What follows belongs to an exercise in optimizing a design on an open flow for small area, a short achievable clock period and few clock cycles; a production flow would make more cautious choices.
The RTL was checked by simulation tests, not by an equivalence proof against the original design.
No activity file was given, so power comes from the tool's default toggle rates.

**flow/run.sh**
```bash
#!/bin/bash
# synth_recipe.tcl (not shown) runs the flow's synth.tcl, then flattens the netlist and writes it again
# the make line also repeats each setting of config.mk as NAME=value (left out here)
make -C /OpenROAD-flow-scripts/flow DESIGN_CONFIG=/design/flow/config.mk WORK_HOME=/design/flow/orfs CLKGATE_MAP_FILE= SYNTH_SCRIPT=/design/flow/synth_recipe.tcl finish
```
**flow/config.mk**
```make
export PLATFORM = sky130hd
export DESIGN_NAME = cpu
export DESIGN_NICKNAME = cpu
export VERILOG_FILES = /design/flow/design.v
export SDC_FILE = /design/flow/constraint.sdc
export NUM_CORES = 8
export LEC_CHECK = 0
export CAP_MARGIN = 60
export CORE_MARGIN = 2
export CORE_UTILIZATION = 40
export SLEW_MARGIN = 60
```
**flow/constraint.sdc**
```tcl
create_clock -name core_clock -period 5.0 [get_ports {i_clk}]
set_input_delay 1.0000 -clock core_clock [delete_from_list [all_inputs] [get_ports {i_clk}]]
set_output_delay 1.0000 -clock core_clock [all_outputs]
set_load 0.01 [all_outputs]
```
**flow/design.v**
```verilog
module IF #( 
	parameter ADDR_W = 64,
	parameter INST_W = 32,
	parameter DATA_W = 64
)(
    input                   i_clk,
    input                   i_rst_n,
    input [ADDR_W-1 : 0]  i_new_pc,
    input                   i_valid,
    output                  o_i_valid_addr,  
    output [ADDR_W-1 : 0] o_i_addr,        
    output [DATA_W-1 : 0] o_pc,
    output                  o_valid
);
    reg                  o_i_valid_addr_r, o_i_valid_addr_w;  
    reg [ADDR_W-1 : 0] o_i_addr_r, o_i_addr_w;        
    reg [DATA_W-1 : 0] o_pc_r, o_pc_w;
    reg                  o_valid_r, o_valid_w;
    reg [DATA_W-1 : 0] pc_r, pc_w;
    reg        [4 : 0] cs, ns;
    assign o_i_valid_addr = o_i_valid_addr_r;
    assign o_i_addr = o_i_addr_r;
    assign o_pc = o_pc_r;
    assign o_valid = o_valid_r;
    always @(*) begin
        case (cs)
        	0: ns = (o_i_valid_addr) ? 1 : 0;
        	1: ns = 2;
        	2: ns = 3;
        	3: ns = 4;
            4: ns = 5;
            5: ns = 6;
            6: ns = 7;
            7: ns = 8;
            8: ns = 9;
            9: ns = 10;
            10: ns = 11;
            11: ns = 12;
            12: ns = 13;
            13: ns = 14;
            14: ns = 15;
            15: ns = 0;
            default: ns = 0;
        endcase
    end
    always @(*) begin
        if(cs == 3) begin
            o_valid_w = 1;
            o_pc_w = pc_r;
        end else begin
            o_valid_w = 0;
            o_pc_w = 0;
        end
        if(cs == 0) begin
            o_i_valid_addr_w = 1;
            o_i_addr_w = pc_r;
            pc_w = pc_r;
        end else if(cs == 13) begin
            o_i_valid_addr_w = 0;
            o_i_addr_w = 0;
            pc_w[8:0] = pc_r[8:0] + 4;
            pc_w[DATA_W-1:9] = pc_r[DATA_W-1:9];
        end else if(i_valid) begin
            o_i_valid_addr_w = 0;
            o_i_addr_w = i_new_pc;
            pc_w = i_new_pc;
        end else begin
            o_i_valid_addr_w = 0;
            o_i_addr_w = 0;
            pc_w = pc_r;
        end
    end
    always @(posedge i_clk or negedge i_rst_n) begin
        if (~i_rst_n) begin
            o_i_valid_addr_r <= 0;
            o_i_addr_r <= 0;
            o_pc_r <= 0;
            o_valid_r <= 0;            
            cs <= 0;
            pc_r <= 0;
        end else begin
            o_i_valid_addr_r <= o_i_valid_addr_w;
            o_i_addr_r <= o_i_addr_w;
            o_pc_r <= o_pc_w;
            o_valid_r <= o_valid_w;
            cs <= ns;
            pc_r <= pc_w;
        end
    end
endmodule
module ID #( 
	parameter ADDR_W = 64,
	parameter INST_W = 32,
	parameter DATA_W = 64
)(
    input                   i_clk,
    input                   i_rst_n,
    input                   i_i_valid_inst,  
    input  [ INST_W-1 : 0 ] i_i_inst,        
    input [ DATA_W-1 : 0 ]  i_data,
    input [4 : 0]           i_rd_id,
    input                   i_valid,
    output                  o_finish,
    output [3 : 0]          o_op,
    output [ DATA_W-1 : 0 ] o_rs1,
    output [ DATA_W-1 : 0 ] o_rs2,
    output [4 : 0]          o_rd_id,
    output [ DATA_W-1 : 0 ] o_imm,
    output                  o_valid
);
    parameter LD = 10'b0110000011;
    parameter SD = 10'b0110100011;
    parameter BEQ = 10'b0001100011;
    parameter BNE = 10'b0011100011;
    parameter ADDI = 10'b0000010011;
    parameter XORI = 10'b1000010011;
    parameter ORI = 10'b1100010011;
    parameter ANDI = 10'b1110010011;
    parameter SLLI = 10'b0010010011;
    parameter SRLI = 10'b1010010011;
    parameter ADDorSUB = 10'b0000110011;
    parameter ADD = 7'b0000000;
    parameter SUB = 7'b0100000;
    parameter XOR = 10'b1000110011;
    parameter OR = 10'b1100110011;
    parameter AND = 10'b1110110011;
    parameter STOP = 10'b1111111111;
    reg [DATA_W-1 : 0] registers_r [0:31], registers_w [0:31];
    reg                  o_valid_r, o_valid_w; 
    reg [DATA_W-1 : 0] o_rs1_r, o_rs1_w; 
    reg [DATA_W-1 : 0] o_rs2_r, o_rs2_w; 
    reg      [4 : 0]     o_rd_id_r, o_rd_id_w; 
    reg                  o_finish_r, o_finish_w;
    reg [DATA_W-1 : 0] o_imm_r, o_imm_w;
    reg      [3 : 0]     o_op_r, o_op_w;
    reg [11 : 0] tmp_imm;
    reg [11 : 0] left_12;
    reg [4 : 0] rs1;
    reg [2 : 0] funct3;
    reg [4 : 0] rd;
    reg [6 : 0] op;
    reg [9 : 0] ins;
    assign o_valid = o_valid_r;
    assign o_rs1 = o_rs1_r;
    assign o_rs2 = o_rs2_r;
    assign o_rd_id = o_rd_id_r;
    assign o_finish = o_finish_r;
    assign o_imm = o_imm_r;
    assign o_op = o_op_r;
    integer i;
    always @(*) begin
        if(i_i_valid_inst) begin
                {left_12, rs1, funct3, rd, op} = i_i_inst;
            ins = {funct3, op};
            o_rs2_w = registers_r[left_12[4:0]];
            o_rs1_w = registers_r[rs1];
            o_rd_id_w = rd;
            case (ins)
                LD: begin
                    o_op_w = 0;
                    tmp_imm = left_12;
                end
                SD: begin
                    o_op_w = 1;
                    tmp_imm = {left_12[11:5], rd};
                end
                BEQ: begin
                    o_op_w = 2;
                    tmp_imm = {left_12[11], rd[0], left_12[10:5], rd[4:1]};
                end
                BNE: begin
                    o_op_w = 3;
                    tmp_imm = {left_12[11], rd[0], left_12[10:5], rd[4:1]};
                end
                ADDI: begin
                    o_op_w = 4;
                    tmp_imm = left_12;
                end
                XORI: begin
                    o_op_w = 5;
                    tmp_imm = left_12;
                end
                ORI: begin
                    o_op_w = 6;
                    tmp_imm = left_12;
                end
                ANDI: begin
                    o_op_w = 7;
                    tmp_imm = left_12;
                end
                SLLI: begin
                    o_op_w = 8;
                    tmp_imm = left_12;
                end
                SRLI: begin
                    o_op_w = 9;
                    tmp_imm = left_12;
                end
                ADDorSUB: begin
                    tmp_imm = 0;
                    case (left_12[11:5])
                        ADD: begin
                            o_op_w = 10;
                        end
                        SUB: begin
                            o_op_w = 11;
                        end
                        default: begin
                            o_op_w = 11;
                        end
                    endcase
                end
                XOR: begin
                    o_op_w = 12;
                    tmp_imm = 0;
                end
                OR: begin
                    o_op_w = 13;
                    tmp_imm = 0;
                end
                AND: begin
                    o_op_w = 14;
                    tmp_imm = 0;
                end
                STOP: begin
                    o_op_w = 0;
                    tmp_imm = 0;
                end
                default: begin
                    o_op_w = 0;
                    tmp_imm = 0;
                end
            endcase
            o_imm_w = {{52{tmp_imm[11]}}, tmp_imm};
            if(ins[9 : 0] == STOP) begin
                o_finish_w = 1;
                o_valid_w = 0;
            end else begin
                o_finish_w = 0;
                o_valid_w = 1;
            end
        end else begin
            o_valid_w = 0;
            o_rs1_w = 0;
            o_rs2_w = 0;
            o_rd_id_w = 0;
            o_finish_w = 0;
            o_imm_w = 0;
            o_op_w = 0;
        end
    end
    always @(*) begin
        for (i = 0; i < 32; i = i + 1) begin
            if (i_valid && i_rd_id == i) begin
                registers_w[i] = i_data;
            end else begin
                registers_w[i] = registers_r[i];
            end
        end
    end
    always @(posedge i_clk or negedge i_rst_n) begin
        if (~i_rst_n) begin
            o_valid_r <= 0;
            o_rs1_r <= 0;
            o_rs2_r <= 0;
            o_rd_id_r <= 0;
            o_finish_r <= 0;
            o_imm_r <= 0;
            o_op_r <= 0;
            for (i = 0; i < 32; i = i + 1) begin
                registers_r[i] <= 0;
            end
        end else begin
            o_valid_r <= o_valid_w;
            o_rs1_r <= o_rs1_w;
            o_rs2_r <= o_rs2_w;
            o_rd_id_r <= o_rd_id_w;
            o_finish_r <= o_finish_w;
            o_imm_r <= o_imm_w;
            o_op_r <= o_op_w;
            for (i = 0; i < 32; i = i + 1) begin
                registers_r[i] <= registers_w[i];
            end
        end
    end
endmodule
module EX #( 
	parameter ADDR_W = 64,
	parameter INST_W = 32,
	parameter DATA_W = 64
)(
    input                   i_clk,
    input                   i_rst_n,
    input                  i_id_valid,
    input [DATA_W-1 : 0] i_rs1,
    input [DATA_W-1 : 0] i_rs2,
    input [4 : 0]          i_rd,
    input [DATA_W-1 : 0] i_imm,
    input [3 : 0]          i_op,
    input [DATA_W-1 : 0] i_pc,
    input                  i_if_valid,
    output [DATA_W-1 : 0] o_addr,
    output [DATA_W-1 : 0] o_data,
    output [4 : 0]          o_rd_id,
    output [1 : 0]          o_type,
    output                  o_mem_valid,
    output [DATA_W-1:0]     o_new_pc,
    output                  o_if_valid
);
    parameter LD = 0;
    parameter SD = 1;
    parameter BEQ = 2;
    parameter BNE = 3;
    parameter ADDI = 4;
    parameter XORI = 5;
    parameter ORI = 6;
    parameter ANDI = 7;
    parameter SLLI = 8;
    parameter SRLI = 9;
    parameter ADD = 10;
    parameter SUB = 11;
    parameter XOR = 12;
    parameter OR = 13;
    parameter AND = 14;
    reg [DATA_W-1 : 0] o_addr_r, o_addr_w;
    reg [DATA_W-1 : 0] o_data_r, o_data_w;
    reg [4 : 0]          o_rd_id_r, o_rd_id_w;
    reg [1 : 0]          o_type_r, o_type_w;
    reg                  o_mem_valid_r, o_mem_valid_w;
    reg [DATA_W-1 : 0]     o_new_pc_r, o_new_pc_w;
    reg                  o_if_valid_r, o_if_valid_w;
    reg [3 : 0] cs, ns;
    reg [DATA_W-1 : 0] rs2_r, rs2_w;
    reg [4 : 0]          rd_r, rd_w;
    reg [3 : 0]          op_r, op_w;
    reg [DATA_W-1 : 0]  tmp_r, tmp_w;
    reg                  carry_r, carry_w;
    reg                  cont_r, cont_w;
    assign o_addr = o_addr_r;
    assign o_data = o_data_r;
    assign o_rd_id = o_rd_id_r;
    assign o_type = o_type_r;
    assign o_mem_valid = o_mem_valid_r;
    assign o_new_pc = o_new_pc_r;
    assign o_if_valid = o_if_valid_r;
    integer i;
    always @(*) begin
        if(i_id_valid && cs == 0) begin
            rs2_w = i_rs2;
            rd_w = i_rd;
            op_w = i_op;
            case (i_op)
                LD: begin
                    tmp_w = i_rs1;
                    o_addr_w = 0;
                    o_data_w = i_imm;
                    carry_w = 0;
                    o_type_w = 0;
                    cont_w = 1;
                end
                SD: begin
                    tmp_w = i_rs1;
                    o_addr_w = 0;
                    o_data_w = i_imm;
                    carry_w = 0;
                    o_type_w = 1;
                    cont_w = 1;
                end
                BEQ: begin
                    if(i_rs1 == i_rs2) begin
                        tmp_w = i_imm << 1;
                    end else begin
                        tmp_w = 4;
                    end
                    o_addr_w = 0;
                    o_data_w = i_pc;
                    carry_w = 0;
                    o_type_w = 2;
                    cont_w = 1;
                end
                BNE: begin
                    if(i_rs1 != i_rs2) begin
                        tmp_w = i_imm << 1;
                    end else begin
                        tmp_w = 4;
                    end
                    o_addr_w = 0;
                    o_data_w = i_pc;
                    carry_w = 0;
                    o_type_w = 2;
                    cont_w = 1;
                end
                ADDI: begin
                    tmp_w = i_rs1;
                    o_addr_w = 0;
                    o_data_w = i_imm;
                    carry_w = 0;
                    o_type_w = 3;
                    cont_w = 1;
                end
                XORI: begin
                    tmp_w = i_rs1;
                    o_addr_w = i_rs1 ^ i_imm;
                    o_data_w = 0;
                    carry_w = 0;
                    o_type_w = 3;
                    cont_w = 0;
                end
                ORI: begin
                    tmp_w = i_rs1;
                    o_addr_w = i_rs1 | i_imm;
                    o_data_w = 0;
                    carry_w = 0;
                    o_type_w = 3;
                    cont_w = 0;
                end
                ANDI: begin
                    tmp_w = i_rs1;
                    o_addr_w = i_rs1 & i_imm;
                    o_data_w = 0;
                    carry_w = 0;
                    o_type_w = 3;
                    cont_w = 0;
                end
                SLLI: begin
                    tmp_w = i_rs1;
                    o_addr_w = i_rs1 << i_imm[5 : 0];
                    o_data_w = 0;
                    carry_w = 0;
                    o_type_w = 3;
                    cont_w = 0;
                end
                SRLI: begin
                    tmp_w = i_rs1;
                    o_addr_w = i_rs1 >> i_imm[5 : 0];
                    o_data_w = 0;
                    carry_w = 0;
                    o_type_w = 3;
                    cont_w = 0;
                end
                ADD: begin
                    tmp_w = i_rs1;
                    o_addr_w = 0;
                    o_data_w = i_rs2;
                    carry_w = 0;
                    o_type_w = 3;
                    cont_w = 1;
                end
                SUB: begin
                    tmp_w = i_rs1;
                    o_addr_w = 0;
                    o_data_w = ~i_rs2;
                    carry_w = 1;
                    o_type_w = 3;
                    cont_w = 1;
                end
                XOR: begin
                    tmp_w = i_rs1;
                    o_addr_w = i_rs1 ^ i_rs2;
                    o_data_w = 0;
                    carry_w = 0;
                    o_type_w = 3;
                    cont_w = 0;
                end
                OR: begin
                    tmp_w = i_rs1;
                    o_addr_w = i_rs1 | i_rs2;
                    o_data_w = 0;
                    carry_w = 0;
                    o_type_w = 3;
                    cont_w = 0;
                end
                AND: begin
                    tmp_w = i_rs1;
                    o_addr_w = i_rs1 & i_rs2;
                    o_data_w = 0;
                    carry_w = 0;
                    o_type_w = 3;
                    cont_w = 0;
                end
                default: begin
                    tmp_w = i_rs1;
                    o_addr_w = 0;
                    o_data_w = 0;
                    carry_w = 0;
                    o_type_w = 0;
                    cont_w = 0;
                end
            endcase
            o_rd_id_w = o_rd_id_r;
            o_mem_valid_w = 0;
            o_new_pc_w = o_new_pc_r;
            o_if_valid_w = 0;
        end else if (cs == 1 && cont_r) begin
            {carry_w, tmp_w[7 : 0]} =  tmp_r[7 : 0] + o_data_r[7 : 0] + carry_r;
            tmp_w[63 : 8] = tmp_r[63 : 8];
            o_addr_w = o_addr_r;
            o_data_w = o_data_r;  
            o_rd_id_w = o_rd_id_r;
            o_type_w = o_type_r;
            o_mem_valid_w = 0;
            o_new_pc_w = o_new_pc_r;
            o_if_valid_w = 0;
            rs2_w = rs2_r;
            rd_w = rd_r;
            op_w = op_r;
            cont_w = cont_r;
        end else if (cs == 2 && cont_r) begin
            {carry_w, tmp_w[15 : 8]} =  tmp_r[15 : 8] + o_data_r[15 : 8] + carry_r;
            tmp_w[7 : 0] = tmp_r[7 : 0];
            tmp_w[63 : 16] = tmp_r[63 : 16];
            o_addr_w = o_addr_r;
            o_data_w = o_data_r;  
            o_rd_id_w = o_rd_id_r;
            o_type_w = o_type_r;
            o_mem_valid_w = 0;
            o_new_pc_w = o_new_pc_r;
            o_if_valid_w = 0;
            rs2_w = rs2_r;
            rd_w = rd_r;
            op_w = op_r;
            cont_w = cont_r;
        end else if (cs == 3 && cont_r) begin
            {carry_w, tmp_w[23 : 16]} =  tmp_r[23 : 16] + o_data_r[23 : 16] + carry_r;
            tmp_w[15 : 0] = tmp_r[15 : 0];
            tmp_w[63 : 24] = tmp_r[63 : 24];
            o_addr_w = o_addr_r;
            o_data_w = o_data_r;  
            o_rd_id_w = o_rd_id_r;
            o_type_w = o_type_r;
            o_mem_valid_w = 0;
            o_new_pc_w = o_new_pc_r;
            o_if_valid_w = 0;
            rs2_w = rs2_r;
            rd_w = rd_r;
            op_w = op_r;
            cont_w = cont_r;
        end else if (cs == 4 && cont_r) begin
            {carry_w, tmp_w[31 : 24]} =  tmp_r[31 : 24] + o_data_r[31 : 24] + carry_r;
            tmp_w[23 : 0] = tmp_r[23 : 0];
            tmp_w[63 : 32] = tmp_r[63 : 32];
            o_addr_w = o_addr_r;
            o_data_w = o_data_r;  
            o_rd_id_w = o_rd_id_r;
            o_type_w = o_type_r;
            o_mem_valid_w = 0;
            o_new_pc_w = o_new_pc_r;
            o_if_valid_w = 0;
            rs2_w = rs2_r;
            rd_w = rd_r;
            op_w = op_r;
            cont_w = cont_r;
        end else if (cs == 5 && cont_r) begin
            {carry_w, tmp_w[39 : 32]} =  tmp_r[39 : 32] + o_data_r[39 : 32] + carry_r;
            tmp_w[31 : 0] = tmp_r[31 : 0];
            tmp_w[63 : 40] = tmp_r[63 : 40];
            o_addr_w = o_addr_r;
            o_data_w = o_data_r;  
            o_rd_id_w = o_rd_id_r;
            o_type_w = o_type_r;
            o_mem_valid_w = 0;
            o_new_pc_w = o_new_pc_r;
            o_if_valid_w = 0;
            rs2_w = rs2_r;
            rd_w = rd_r;
            op_w = op_r;
            cont_w = cont_r;
        end else if (cs == 6 && cont_r) begin
            {carry_w, tmp_w[47 : 40]} =  tmp_r[47 : 40] + o_data_r[47 : 40] + carry_r;
            tmp_w[39 : 0] = tmp_r[39 : 0];
            tmp_w[63 : 48] = tmp_r[63 : 48];
            o_addr_w = o_addr_r;
            o_data_w = o_data_r;  
            o_rd_id_w = o_rd_id_r;
            o_type_w = o_type_r;
            o_mem_valid_w = 0;
            o_new_pc_w = o_new_pc_r;
            o_if_valid_w = 0;
            rs2_w = rs2_r;
            rd_w = rd_r;
            op_w = op_r;
            cont_w = cont_r;
        end else if (cs == 7 && cont_r) begin
            {carry_w, tmp_w[55 : 48]} =  tmp_r[55 : 48] + o_data_r[55 : 48] + carry_r;
            tmp_w[47 : 0] = tmp_r[47 : 0];
            tmp_w[63 : 56] = tmp_r[63 : 56];
            o_addr_w = o_addr_r;
            o_data_w = o_data_r;  
            o_rd_id_w = o_rd_id_r;
            o_type_w = o_type_r;
            o_mem_valid_w = 0;
            o_new_pc_w = o_new_pc_r;
            o_if_valid_w = 0;
            rs2_w = rs2_r;
            rd_w = rd_r;
            op_w = op_r;
            cont_w = cont_r;
        end else if (cs == 8 && cont_r) begin
            {carry_w, tmp_w[63 : 56]} =  tmp_r[63 : 56] + o_data_r[63 : 56] + carry_r;
            tmp_w[55 : 0] = tmp_r[55 : 0];
            o_addr_w = o_addr_r;
            o_data_w = o_data_r;  
            o_rd_id_w = o_rd_id_r;
            o_type_w = o_type_r;
            o_mem_valid_w = 0;
            o_new_pc_w = o_new_pc_r;
            o_if_valid_w = 0;
            rs2_w = rs2_r;
            rd_w = rd_r;
            op_w = op_r;
            cont_w = cont_r;
        end else if (cs == 9) begin
            if(cont_r) begin
                o_addr_w = tmp_r;
            end else begin
                o_addr_w = o_addr_r;
            end
            o_data_w = rs2_r;
            o_rd_id_w = rd_r;
            o_type_w = o_type_r;
            o_mem_valid_w = 1;
            if(o_type_w == 2) begin
                o_new_pc_w = tmp_r;
                o_if_valid_w = 1;
            end else begin
                o_new_pc_w = 0;
                o_if_valid_w = 0;
            end
            rs2_w = rs2_r;
            rd_w = rd_r;
            op_w = op_r;
            tmp_w = tmp_r;
            carry_w = carry_r;
            cont_w = cont_r;
        end else begin
            o_addr_w = o_addr_r;
            o_data_w = o_data_r;  
            o_rd_id_w = o_rd_id_r;
            o_type_w = o_type_r;
            o_mem_valid_w = 0;
            o_new_pc_w = o_new_pc_r;
            o_if_valid_w = 0;
            rs2_w = rs2_r;
            rd_w = rd_r;
            op_w = op_r;
            tmp_w = tmp_r;
            carry_w = carry_r;
            cont_w = cont_r;
        end
    end
    always @(*) begin
        case (cs)
            0: ns = (i_id_valid) ? 1 : 0;
        	1: ns = 2;
        	2: ns = 3;
        	3: ns = 4;
            4: ns = 5;
            5: ns = 6;
            6: ns = 7;
            7: ns = 8;
            8: ns = 9;
            9: ns = 0;
            default: ns = 0;
        endcase
    end
    always @(posedge i_clk or negedge i_rst_n) begin
        if (~i_rst_n) begin
            o_addr_r <= 0;
            o_data_r <= 0;
            o_rd_id_r <= 0;
            o_type_r <= 0;
            o_mem_valid_r <= 0;
            o_new_pc_r <= 0;
            o_if_valid_r <= 0;
            cs <= 0;
            rs2_r <= 0;
            rd_r <= 0;
            op_r <= 0;
            tmp_r <= 0;
            carry_r <= 0;
            cont_r <= 0;
        end else begin
            o_addr_r <= o_addr_w;
            o_data_r <= o_data_w;
            o_rd_id_r <= o_rd_id_w;
            o_type_r <= o_type_w;
            o_mem_valid_r <= o_mem_valid_w;
            o_new_pc_r <= o_new_pc_w;
            o_if_valid_r <= o_if_valid_w;
            cs <= ns;
            rs2_r <= rs2_w;
            rd_r <= rd_w;
            op_r <= op_w;
            tmp_r <= tmp_w;
            carry_r <= carry_w;
            cont_r <= cont_w;
        end
    end
endmodule
module MEM #( 
	parameter ADDR_W = 64,
	parameter INST_W = 32,
	parameter DATA_W = 64
)(
    input                   i_clk,
    input                   i_rst_n,
    input [DATA_W-1 : 0] i_addr,
    input [DATA_W-1 : 0] i_data,
    input [4 : 0]          i_rd_id,
    input [1 : 0]          i_type,
    input                  i_valid,
    output [DATA_W-1 : 0] o_data,
    output [4 : 0]        o_rd_id,
    output [1 : 0]        o_type,
    output                  o_valid,
    output [DATA_W-1 : 0] o_d_w_data,
    output [ADDR_W-1 : 0] o_d_r_addr,
    output [ADDR_W-1 : 0] o_d_w_addr,
    output              o_d_MemRead,
    output              o_d_MemWrite
);
    reg [DATA_W-1 : 0] o_data_r, o_data_w;
    reg [4 : 0]          o_rd_id_r, o_rd_id_w;
    reg                  o_valid_r, o_valid_w;
    reg [1 : 0]          o_type_r, o_type_w;
    reg [DATA_W-1 : 0]    o_d_w_data_r, o_d_w_data_w;
    reg [ADDR_W-1 : 0]    o_d_r_addr_r, o_d_r_addr_w;
    reg [ADDR_W-1 : 0]    o_d_w_addr_r, o_d_w_addr_w;
    reg                 o_d_MemRead_r, o_d_MemRead_w;
    reg                 o_d_MemWrite_r, o_d_MemWrite_w;
    reg [1 : 0]           cs, ns;
    assign o_data = o_data_r;
    assign o_rd_id = o_rd_id_r;
    assign o_valid = o_valid_r;
    assign o_type = o_type_r;
    assign o_d_w_data = o_d_w_data_r;
    assign o_d_r_addr = o_d_r_addr_r;
    assign o_d_w_addr = o_d_w_addr_r;
    assign o_d_MemRead = o_d_MemRead_r;
    assign o_d_MemWrite = o_d_MemWrite_r;
    always @(*) begin
        if(i_valid && cs == 0) begin
            if(i_type == 0) begin
                o_d_w_data_w = 0;
                o_d_r_addr_w = i_addr;
                o_d_w_addr_w = 0;
                o_d_MemRead_w = 1;
                o_d_MemWrite_w = 0;
            end else if(i_type == 1) begin
                o_d_w_data_w = i_data;
                o_d_r_addr_w = 0;
                o_d_w_addr_w = i_addr;
                o_d_MemRead_w = 0;
                o_d_MemWrite_w = 1;
            end else begin
                o_d_w_data_w = 0;
                o_d_r_addr_w = 0;
                o_d_w_addr_w = 0;
                o_d_MemRead_w = 0;
                o_d_MemWrite_w = 0;
            end
            o_data_w = i_addr;
            o_rd_id_w = i_rd_id;
            o_type_w = i_type;
            o_valid_w = 0;
        end else if(cs == 2) begin
            o_d_w_data_w = o_d_w_data_r;
            o_d_r_addr_w = o_d_r_addr_r;
            o_d_w_addr_w = o_d_w_addr_r;
            o_d_MemRead_w = 0;
            o_d_MemWrite_w = 0;
            o_data_w = o_data_r;
            o_rd_id_w = o_rd_id_r;
            o_type_w = o_type_r;
            o_valid_w = 1;
        end else begin
            o_d_w_data_w = o_d_w_data_r;
            o_d_r_addr_w = o_d_r_addr_r;
            o_d_w_addr_w = o_d_w_addr_r;
            o_d_MemRead_w = 0;
            o_d_MemWrite_w = 0;
            o_data_w = o_data_r;
            o_rd_id_w = o_rd_id_r;
            o_type_w = o_type_r;
            o_valid_w = 0;
        end
    end
    always @(*) begin
        case (cs)
        	0: ns = (i_valid) ? 1 : 0;
        	1: ns = 2;
        	2: ns = 0;
            default: ns = 0;
        endcase
    end
    always @(posedge i_clk or negedge i_rst_n) begin
        if (~i_rst_n) begin
            o_data_r <= 0;
            o_rd_id_r <= 0;
            o_valid_r <= 0;
            o_type_r <= 0;
            o_d_w_data_r <= 0;
            o_d_r_addr_r <= 0;
            o_d_w_addr_r <= 0;
            o_d_MemRead_r <= 0;
            o_d_MemWrite_r <= 0;
            cs <= 0;            
        end else begin
            o_data_r <= o_data_w;
            o_rd_id_r <= o_rd_id_w;
            o_valid_r <= o_valid_w;
            o_type_r <= o_type_w;
            o_d_w_data_r <= o_d_w_data_w;
            o_d_r_addr_r <= o_d_r_addr_w;
            o_d_w_addr_r <= o_d_w_addr_w;
            o_d_MemRead_r <= o_d_MemRead_w;
            o_d_MemWrite_r <= o_d_MemWrite_w;
            cs <= ns;
        end
    end
endmodule
module WB #( 
	parameter ADDR_W = 64,
	parameter INST_W = 32,
	parameter DATA_W = 64
)(
    input                   i_clk,
    input                   i_rst_n,
    input [DATA_W-1 : 0]  i_data,
    input [4 : 0]         i_rd_id,
    input [1 : 0]         i_type,
    input                   i_valid,
    input                   i_d_valid_data,
    input [DATA_W-1 : 0]      i_d_data,
    output [DATA_W-1 : 0]     o_data,
    output [4 : 0]          o_rd_id,
    output                  o_valid
);
    reg [DATA_W-1 : 0]     o_data_r, o_data_w;
    reg [4 : 0]          o_rd_id_r, o_rd_id_w;
    reg                  o_valid_r, o_valid_w;
    assign o_data = o_data_r;
    assign o_rd_id = o_rd_id_r;
    assign o_valid = o_valid_r;
    always @(*) begin
        if(i_valid || i_d_valid_data) begin
            if (i_type == 0) begin
                o_data_w = i_d_data;
                o_rd_id_w = i_rd_id;
                o_valid_w = 1;
            end else if (i_type == 3) begin
                o_data_w = i_data;
                o_rd_id_w = i_rd_id;
                o_valid_w = 1;
            end else begin
                o_data_w = 0;
                o_rd_id_w = 0;
                o_valid_w = 0;
            end
        end else begin
            o_data_w = 0;
            o_rd_id_w = 0;
            o_valid_w = 0;
        end
    end
    always @(posedge i_clk or negedge i_rst_n) begin
        if (~i_rst_n) begin
            o_data_r <= 0;
            o_rd_id_r <= 0;
            o_valid_r <= 0;
        end else begin
            o_data_r <= o_data_w;
            o_rd_id_r <= o_rd_id_w;
            o_valid_r <= o_valid_w;
        end
    end
endmodule
module cpu #(  
	parameter ADDR_W = 64,
	parameter INST_W = 32,
	parameter DATA_W = 64
)(
    input                   i_clk,
    input                   i_rst_n,
    input                   i_i_valid_inst,  
    input  [ INST_W-1 : 0 ] i_i_inst,        
    input                   i_d_valid_data,  
    input  [ DATA_W-1 : 0 ] i_d_data,        
    output                  o_i_valid_addr,  
    output [ ADDR_W-1 : 0 ] o_i_addr,        
    output [ DATA_W-1 : 0 ] o_d_w_data,      
    output [ ADDR_W-1 : 0 ] o_d_w_addr,      
    output [ ADDR_W-1 : 0 ] o_d_r_addr,      
    output                  o_d_MemRead,     
    output                  o_d_MemWrite,    
    output                  o_finish
);  
    wire  [DATA_W-1 : 0]  if_exe_pc;
    wire                    if_exe_valid;
    wire   [DATA_W-1 : 0] id_exe_imm;
    wire   [DATA_W-1 : 0] id_exe_rs1;
    wire   [DATA_W-1 : 0] id_exe_rs2;
    wire   [4 : 0 ]        id_exe_rd_id;
    wire   [3 : 0 ]        id_exe_op;
    wire                    id_exe_valid;
    wire   [DATA_W-1 : 0] exe_mem_addr;
    wire   [DATA_W-1 : 0] exe_mem_data;
    wire   [4 : 0]        exe_mem_rd_id;
    wire   [1 : 0]        exe_mem_type;
    wire                    exe_mem_valid;
    wire   [DATA_W-1 : 0] mem_wb_data;
    wire   [4 : 0]        mem_wb_rd_id;
    wire   [1 : 0]        mem_wb_type;
    wire                    mem_wb_valid;
    wire   [DATA_W-1 : 0] wb_id_data;
    wire   [4 : 0]        wb_id_rd_id;
    wire                    wb_id_valid;
    wire   [DATA_W-1 : 0] exe_if_new_pc;
    wire                    exe_if_valid;
    IF #(
        .INST_W(INST_W),
        .DATA_W(DATA_W),
        .ADDR_W(ADDR_W)
    ) u_if (
        .i_clk(i_clk),
        .i_rst_n(i_rst_n),
        .i_new_pc(exe_if_new_pc),
        .i_valid(exe_if_valid),
        .o_i_valid_addr(o_i_valid_addr),
        .o_i_addr(o_i_addr),
        .o_pc(if_exe_pc),
        .o_valid(if_exe_valid)
    );
    ID #(
        .INST_W(INST_W),
        .DATA_W(DATA_W),
        .ADDR_W(ADDR_W)
    ) u_id (
        .i_clk(i_clk),
        .i_rst_n(i_rst_n),
        .i_i_valid_inst(i_i_valid_inst),
        .i_i_inst(i_i_inst),
        .i_data(wb_id_data),
        .i_rd_id(wb_id_rd_id),
        .i_valid(wb_id_valid),
        .o_finish(o_finish),
        .o_op(id_exe_op),
        .o_rs1(id_exe_rs1),
        .o_rs2(id_exe_rs2),
        .o_rd_id(id_exe_rd_id),
        .o_imm(id_exe_imm),
        .o_valid(id_exe_valid)
    );
    EX #(
        .INST_W(INST_W),
        .DATA_W(DATA_W),
        .ADDR_W(ADDR_W)
    ) u_exe (
        .i_clk(i_clk),
        .i_rst_n(i_rst_n),
        .i_id_valid(id_exe_valid),
        .i_rs1(id_exe_rs1),
        .i_rs2(id_exe_rs2),
        .i_rd(id_exe_rd_id),
        .i_imm(id_exe_imm),
        .i_op(id_exe_op),
        .i_pc(if_exe_pc),
        .i_if_valid(if_exe_valid),
        .o_addr(exe_mem_addr),
        .o_data(exe_mem_data),
        .o_rd_id(exe_mem_rd_id),
        .o_type(exe_mem_type),
        .o_mem_valid(exe_mem_valid),
        .o_new_pc(exe_if_new_pc),
        .o_if_valid(exe_if_valid)
    );
    MEM #(
        .INST_W(INST_W),
        .DATA_W(DATA_W),
        .ADDR_W(ADDR_W)
    ) u_mem (
        .i_clk(i_clk),
        .i_rst_n(i_rst_n),
        .i_addr(exe_mem_addr),
        .i_data(exe_mem_data),
        .i_rd_id(exe_mem_rd_id),
        .i_type(exe_mem_type),
        .i_valid(exe_mem_valid),
        .o_data(mem_wb_data),
        .o_rd_id(mem_wb_rd_id),
        .o_type(mem_wb_type),
        .o_valid(mem_wb_valid),
        .o_d_w_data(o_d_w_data),
        .o_d_r_addr(o_d_r_addr),
        .o_d_w_addr(o_d_w_addr),
        .o_d_MemRead(o_d_MemRead),
        .o_d_MemWrite(o_d_MemWrite)
    );
    WB #(
        .INST_W(INST_W),
        .DATA_W(DATA_W),
        .ADDR_W(ADDR_W)
    ) u_wb (
        .i_clk(i_clk),
        .i_rst_n(i_rst_n),
        .i_data(mem_wb_data),
        .i_rd_id(mem_wb_rd_id),
        .i_type(mem_wb_type),
        .i_valid(mem_wb_valid),
        .i_d_valid_data(i_d_valid_data),
        .i_d_data(i_d_data),
        .o_data(wb_id_data),
        .o_rd_id(wb_id_rd_id),
        .o_valid(wb_id_valid)
    );
endmodule
```
Figure 1. M4 wires.
Bar = 200 um. Supply wires on this layer in grey.
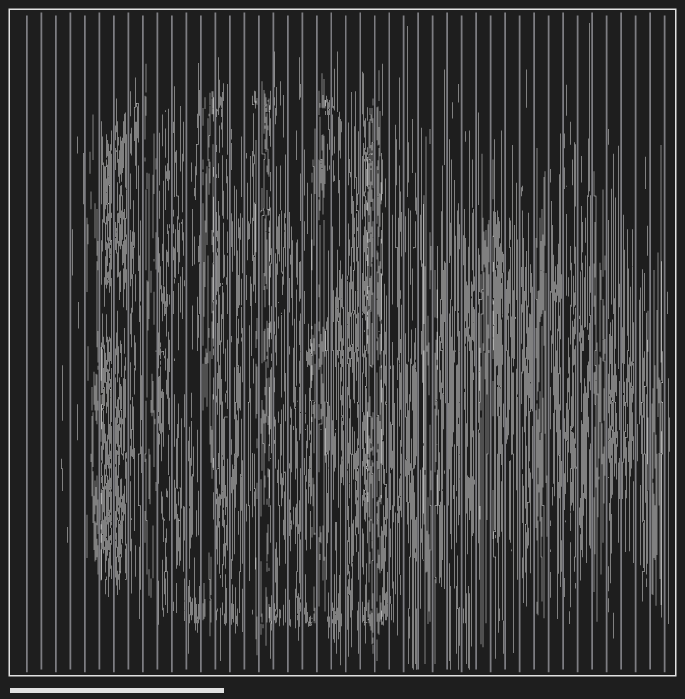
share of all routed wire: 10%
longest straight run: 408 um
wire length on this layer: 88.4 mm
final wirelength: 856100 um
Vias: 140300

Figure 2. Sequential cells grouped by signal name.
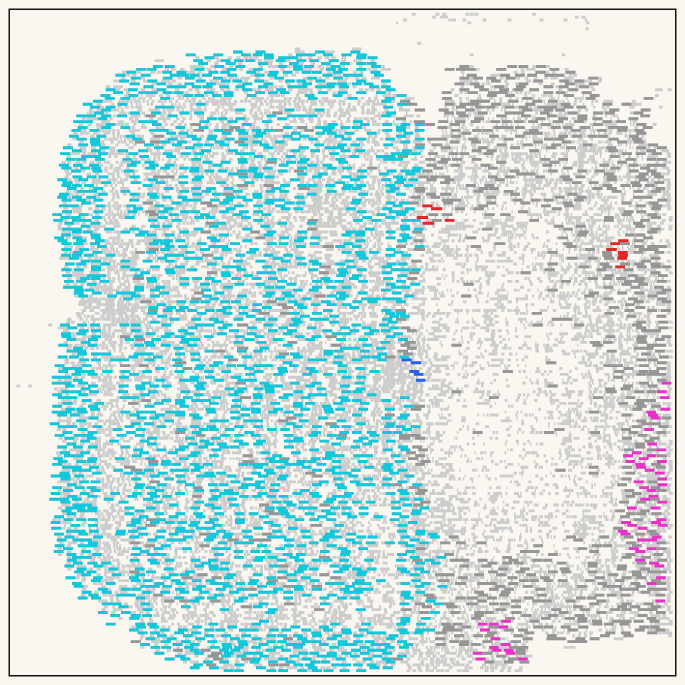
legend:
  cyan:
    signal: u_id.registers_r
    placed_flops: 2048
  magenta:
    signal: u_mem.o_d_w_addr_r
    placed_flops: 64
  blue:
    signal: u_wb.o_rd_id_r
    placed_flops: 5
    where: middle
  red:
    signal: u_id.o_imm_r
    placed_flops: 12
not coloured: 945
fraction of area in registers: 0.4259
P_seq: 31.0 mW
final core utilization: 0.4753

Figure 3. Critical path on the layout.
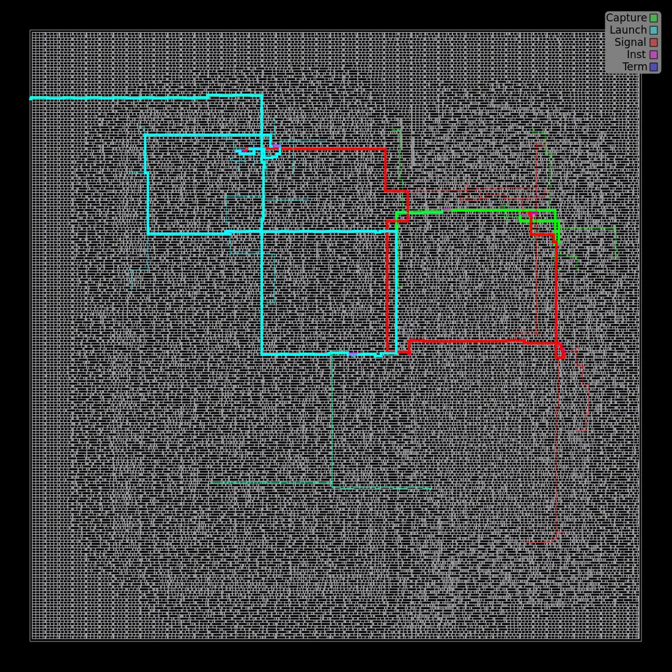
Final Non-Filler Cells: 19410
Final WS setup: 1161 ps

==> flow_summary.yaml <==
grt:
  grt_usage: 0.4292
  grt_pass1_vias: 133000
  grt_max_degree: 107
  antenna_found_initial: 83
  grt_first_pass_wirelength_um: 1157000
  overflow: 0
critical_path:
  cp_max_fo: 18
  cpLargestDelayFamily: "simple AND/OR/NAND/NOR gates"
  crit_chain: "xnor2_1 > nand4_1 > nor4_1 > nand4_1 > xnor2_1 > buf_4 > nand4_1 > buf_4 > a41oi_1"
  cpPeakStageDelay_ps: 770
  cp_common_cell: "nand4_1"
  path_class: "flip-flop to flip-flop"
  cp-end-kind: "flip-flop"
  slowest_stage: "dfrtp_2"
  critPathLaunchType: "flip-flop"
  cp_num_buf_inv: 2
  required_ps: 5870
  cp.arrival_ps: 4710
placement:
  place_congestion: 1.081
  numPlacedInstances: 18640
  numPortBuffers: 359
  dp_hpwl_um: 558600
drt:
  drt-wirelength-per-cell_um: 44.11
  drt_first_iter_violations: 26450
  wl_met2_um: 346700
  drt-pass1-iter-count: 13
  drc: 0
  top_layer: "met5"
  ant_nets: 0
  wl_met1_um: 294900
  dr_wl_met3_um: 125500
  routed_via_density: 7.227
clocking:
  clkSlewWorstSetupHoldPaths_ps: 60
  cts_max_level: 5
  cts_root_buffer: "clkbuf_16"
  cts_buffers: 341
  clkLatencyLatePin_ps: 1020
  cts_tree: "built"
  cts_setup_buffers: 0
  cts.sinks: 3074
  ctsLongestPathBuffers: 4
sta:
  layout_min_cycle_time_ps: 3840
  tightest_slew_ps: 729.1
  clock.fmax_mhz: 260.5
  setup_viol: 0
  fin_crit_sh: 0.7679
  fin_tns_setup_ps: 0
  rsz0062_at_grt: "false"
  hold_viol: 0
  maxSlewHeadroom: 0.5140
  fin_worst_skew_ps: 85.81
  slew_violations: 0
floorplan:
  ios: 360
  num_rows: 227
  fp.dieW_um: 622.7
  die-area_um2: 387800
  core_area_um2: 381700
  die_y_um: 622.7
  initial_utilization: 0.4011
yosys:
  yosysTopAreaCellShare: 0.5024
  synthCells: 13780
  synth_edf_count: 0
  synth_area_leaders: "dfrtp_1 50%, mux2_2 15%, a22o_1 4.9%"
  synth_nets: 13960
  yosys.area.top_type: "dfrtp_1"
  ys_async_sr_fraction: 1.000
  ys_types: 91
  yosysSeqAreaShare: 0.5024
  synth-warning-count: 7
  synth_commonest_cells: "3074 x dfrtp_1, 2089 x mux2_2, 1364 x nand2_1, 1102 x clkbuf_1, 857 x a22o_1"
  synth-seq-cells: 3074
  synthFlopType: "dfrtp_1"
  yosysMostFrequentCell: "dfrtp_1"
  netlist_area_um2: 153100
  avgSynthCellArea_um2: 11.11
pwr:
  vdd_ir_drop_max_uv: 300.9
  pwr_density_cell_nw_per_um2: 383.1
  total_leakage_power_nw: 81.37
layout:
  drive_above_1_share: 0.2841
  fin_nets: 14140
  area_growth_pct: 18.49
worst_hold_path:
  hold_class: "flip-flop to flip-flop"
status:
  status: "finished clean"
run:
  maxCapViolations: 0
Testbench counts, summed over its fixed seeds: cycles 786,836.
final timing paths:
check                                       startpoint                              endpoint  slack, ps  cells past startpoint
min reg2reg                u_id.o_rd_id_r[2]$_DFF_PN0_             u_exe.rd_r[2]$_DFFE_PN0P_        440                      2
min                        u_id.o_rd_id_r[2]$_DFF_PN0_             u_exe.rd_r[2]$_DFFE_PN0P_        440                      2
max in group asynchronous                      i_rst_n  u_id.registers_r[21][53]$_DFFE_PN0P_       2820                      6
min in group asynchronous                      i_rst_n        u_exe.o_data_r[19]$_DFFE_PN0P_        530                      2
max reg2reg                 u_id.o_rs2_r[39]$_DFF_PN0_           u_exe.tmp_r[63]$_DFFE_PN0P_       1160                      9
max                         u_id.o_rs2_r[39]$_DFF_PN0_           u_exe.tmp_r[63]$_DFFE_PN0P_       1160                      9
per-layer routing:
layer,vias to the layer above,track usage
met5,-,0.003951
met4,56,0.3480
met3,4373,0.1895
met2,12990,0.5990
met1,70450,0.5092
li1,52400,-
state kept, by name (all words and copies together) (netlist names), 12 cells and up:
| register | flops |
|---|---|
| u_id.o_imm_r | 12 |
| u_if.o_i_addr_r | 64 |
| u_mem.o_d_w_addr_r | 64 |
| u_id.o_rs1_r | 64 |
| u_id.o_rs2_r | 64 |
| u_exe.o_new_pc_r | 64 |
| u_mem.o_data_r | 64 |
| u_exe.rs2_r | 64 |
| u_if.pc_r | 64 |
| u_mem.o_d_w_data_r | 64 |
| u_exe.o_addr_r | 64 |
| u_if.o_pc_r | 64 |
| u_wb.o_data_r | 64 |
| u_exe.o_data_r | 64 |
| u_mem.o_d_r_addr_r | 64 |
| u_exe.tmp_r | 64 |
| u_id.registers_r | 2048 |
worst reg2reg max path: cells and delay by family (launching register included):
| family | cells | cell delay, ps |
|---|---|---|
| AO/OA/AOI/OAI | 1 | 240 |
| XOR/XNOR | 2 | 690 |
| buffers and inverters | 2 | 570 |
| flip-flops | 1 | 770 |
| AND/OR/NAND/NOR | 4 | 1450 |
cell usage in the layout (no fill, tap or decap), types with 135 or more instances in the layout:
cell,n
a21oi_1,507
dfrtp_1,2898
buf_12,171
a22oi_1,783
nand2_1,1340
nand4_1,254
mux2i_1,135
a221oi_1,617
clkdlybuf4s50_1,356
nor3_1,151
o21ai_0,399
mux2_2,2089
a22o_1,857
nor2_1,528
buf_4,518
nand3_1,265
clkbuf_16,347
kinds of logic (layout without fill, tap and decap cells):
group,Yosys count,in the layout,share of synthesized area
compound gates,3708,3708,0.1797
flops,3074,3074,0.5024
simple gates,3018,3018,0.08795
mux,2328,2328,0.1767
buf+inv,1412,1876,0.03679
xor+xnor,168,168,0.009609
fa+ha+maj,75,75,0.006913
other cells,0,123,0
power by group:
part           internal [mW]  switching, mW  leakage (nW)  total, mW
logic                   4.55           7.10          33.6       11.7
registers               27.1           3.94          42.1       31.0
clock network           15.4           11.4          5.74       26.8
total                   47.0           22.5          81.4       69.5
area by class of cell:
| cell class | instances | area (um2) |
|---|---|---|
| Clock inverter | 147 | 1891 |
| Fill cell | 34800 | 200300 |
| Inverter | 45 | 176.4 |
| Multi-Input combinational cell | 9297 | 72190 |
| Clock buffer | 482 | 9831 |
| Timing Repair Buffer | 1202 | 13460 |
| Sequential cell | 3074 | 77270 |
| Antenna cell | 123 | 307.8 |
| Tap cell | 5038 | 6304 |
what timing repair did:
action | 4_1_cts | 5_1_grt
resized for setup | 0 | 0
hold endpoints to repair | 28 | 0
hold buffers | 1 | 0
endpoints found under the setup margin | 0 | 0
through the flow:
step                utilization  setup WS, ps  power, mW  area [um2]  hold WS (ps)
floorplan                     -          2106      35.80      153100         414.3
global placement         0.4345         527.7      41.87      165900         421.2
detailed placement       0.4424         751.2      42.32      168900         422.9
CTS                      0.4731          1373      68.79      180600         437.8
global route             0.4750          1189      71.30      181300         456.6
finish                   0.4753          1161      69.51      181400         439.3

==> static timing again, ports no longer ideal <==
No port has a modelled driver above. Below, the same layout with a new extraction and two added sets of constraints. Step 1: set_driving_cell puts a clkbuf_16 on i_clk and a buf_2 on each other input, an assumption about the parent block. Step 2 moves the port delays by t, midway between the first and last clock arrival at a register: inputs arrive t later, outputs are due t later. That takes back most of the time a late clock gives input paths. Three values: ideal, step 1, step 2; two values: the first two.
t, ns: 1.112
slack for setup (ns): 1.160 / 1.160 / 0.654
clock arrival spread, ns: 0.087 / 0.087
After both steps setup and hold are still met in this run. For this run, drivers alone change the setup slack by 0.000 ns; drivers and shift together by -0.506 ns.
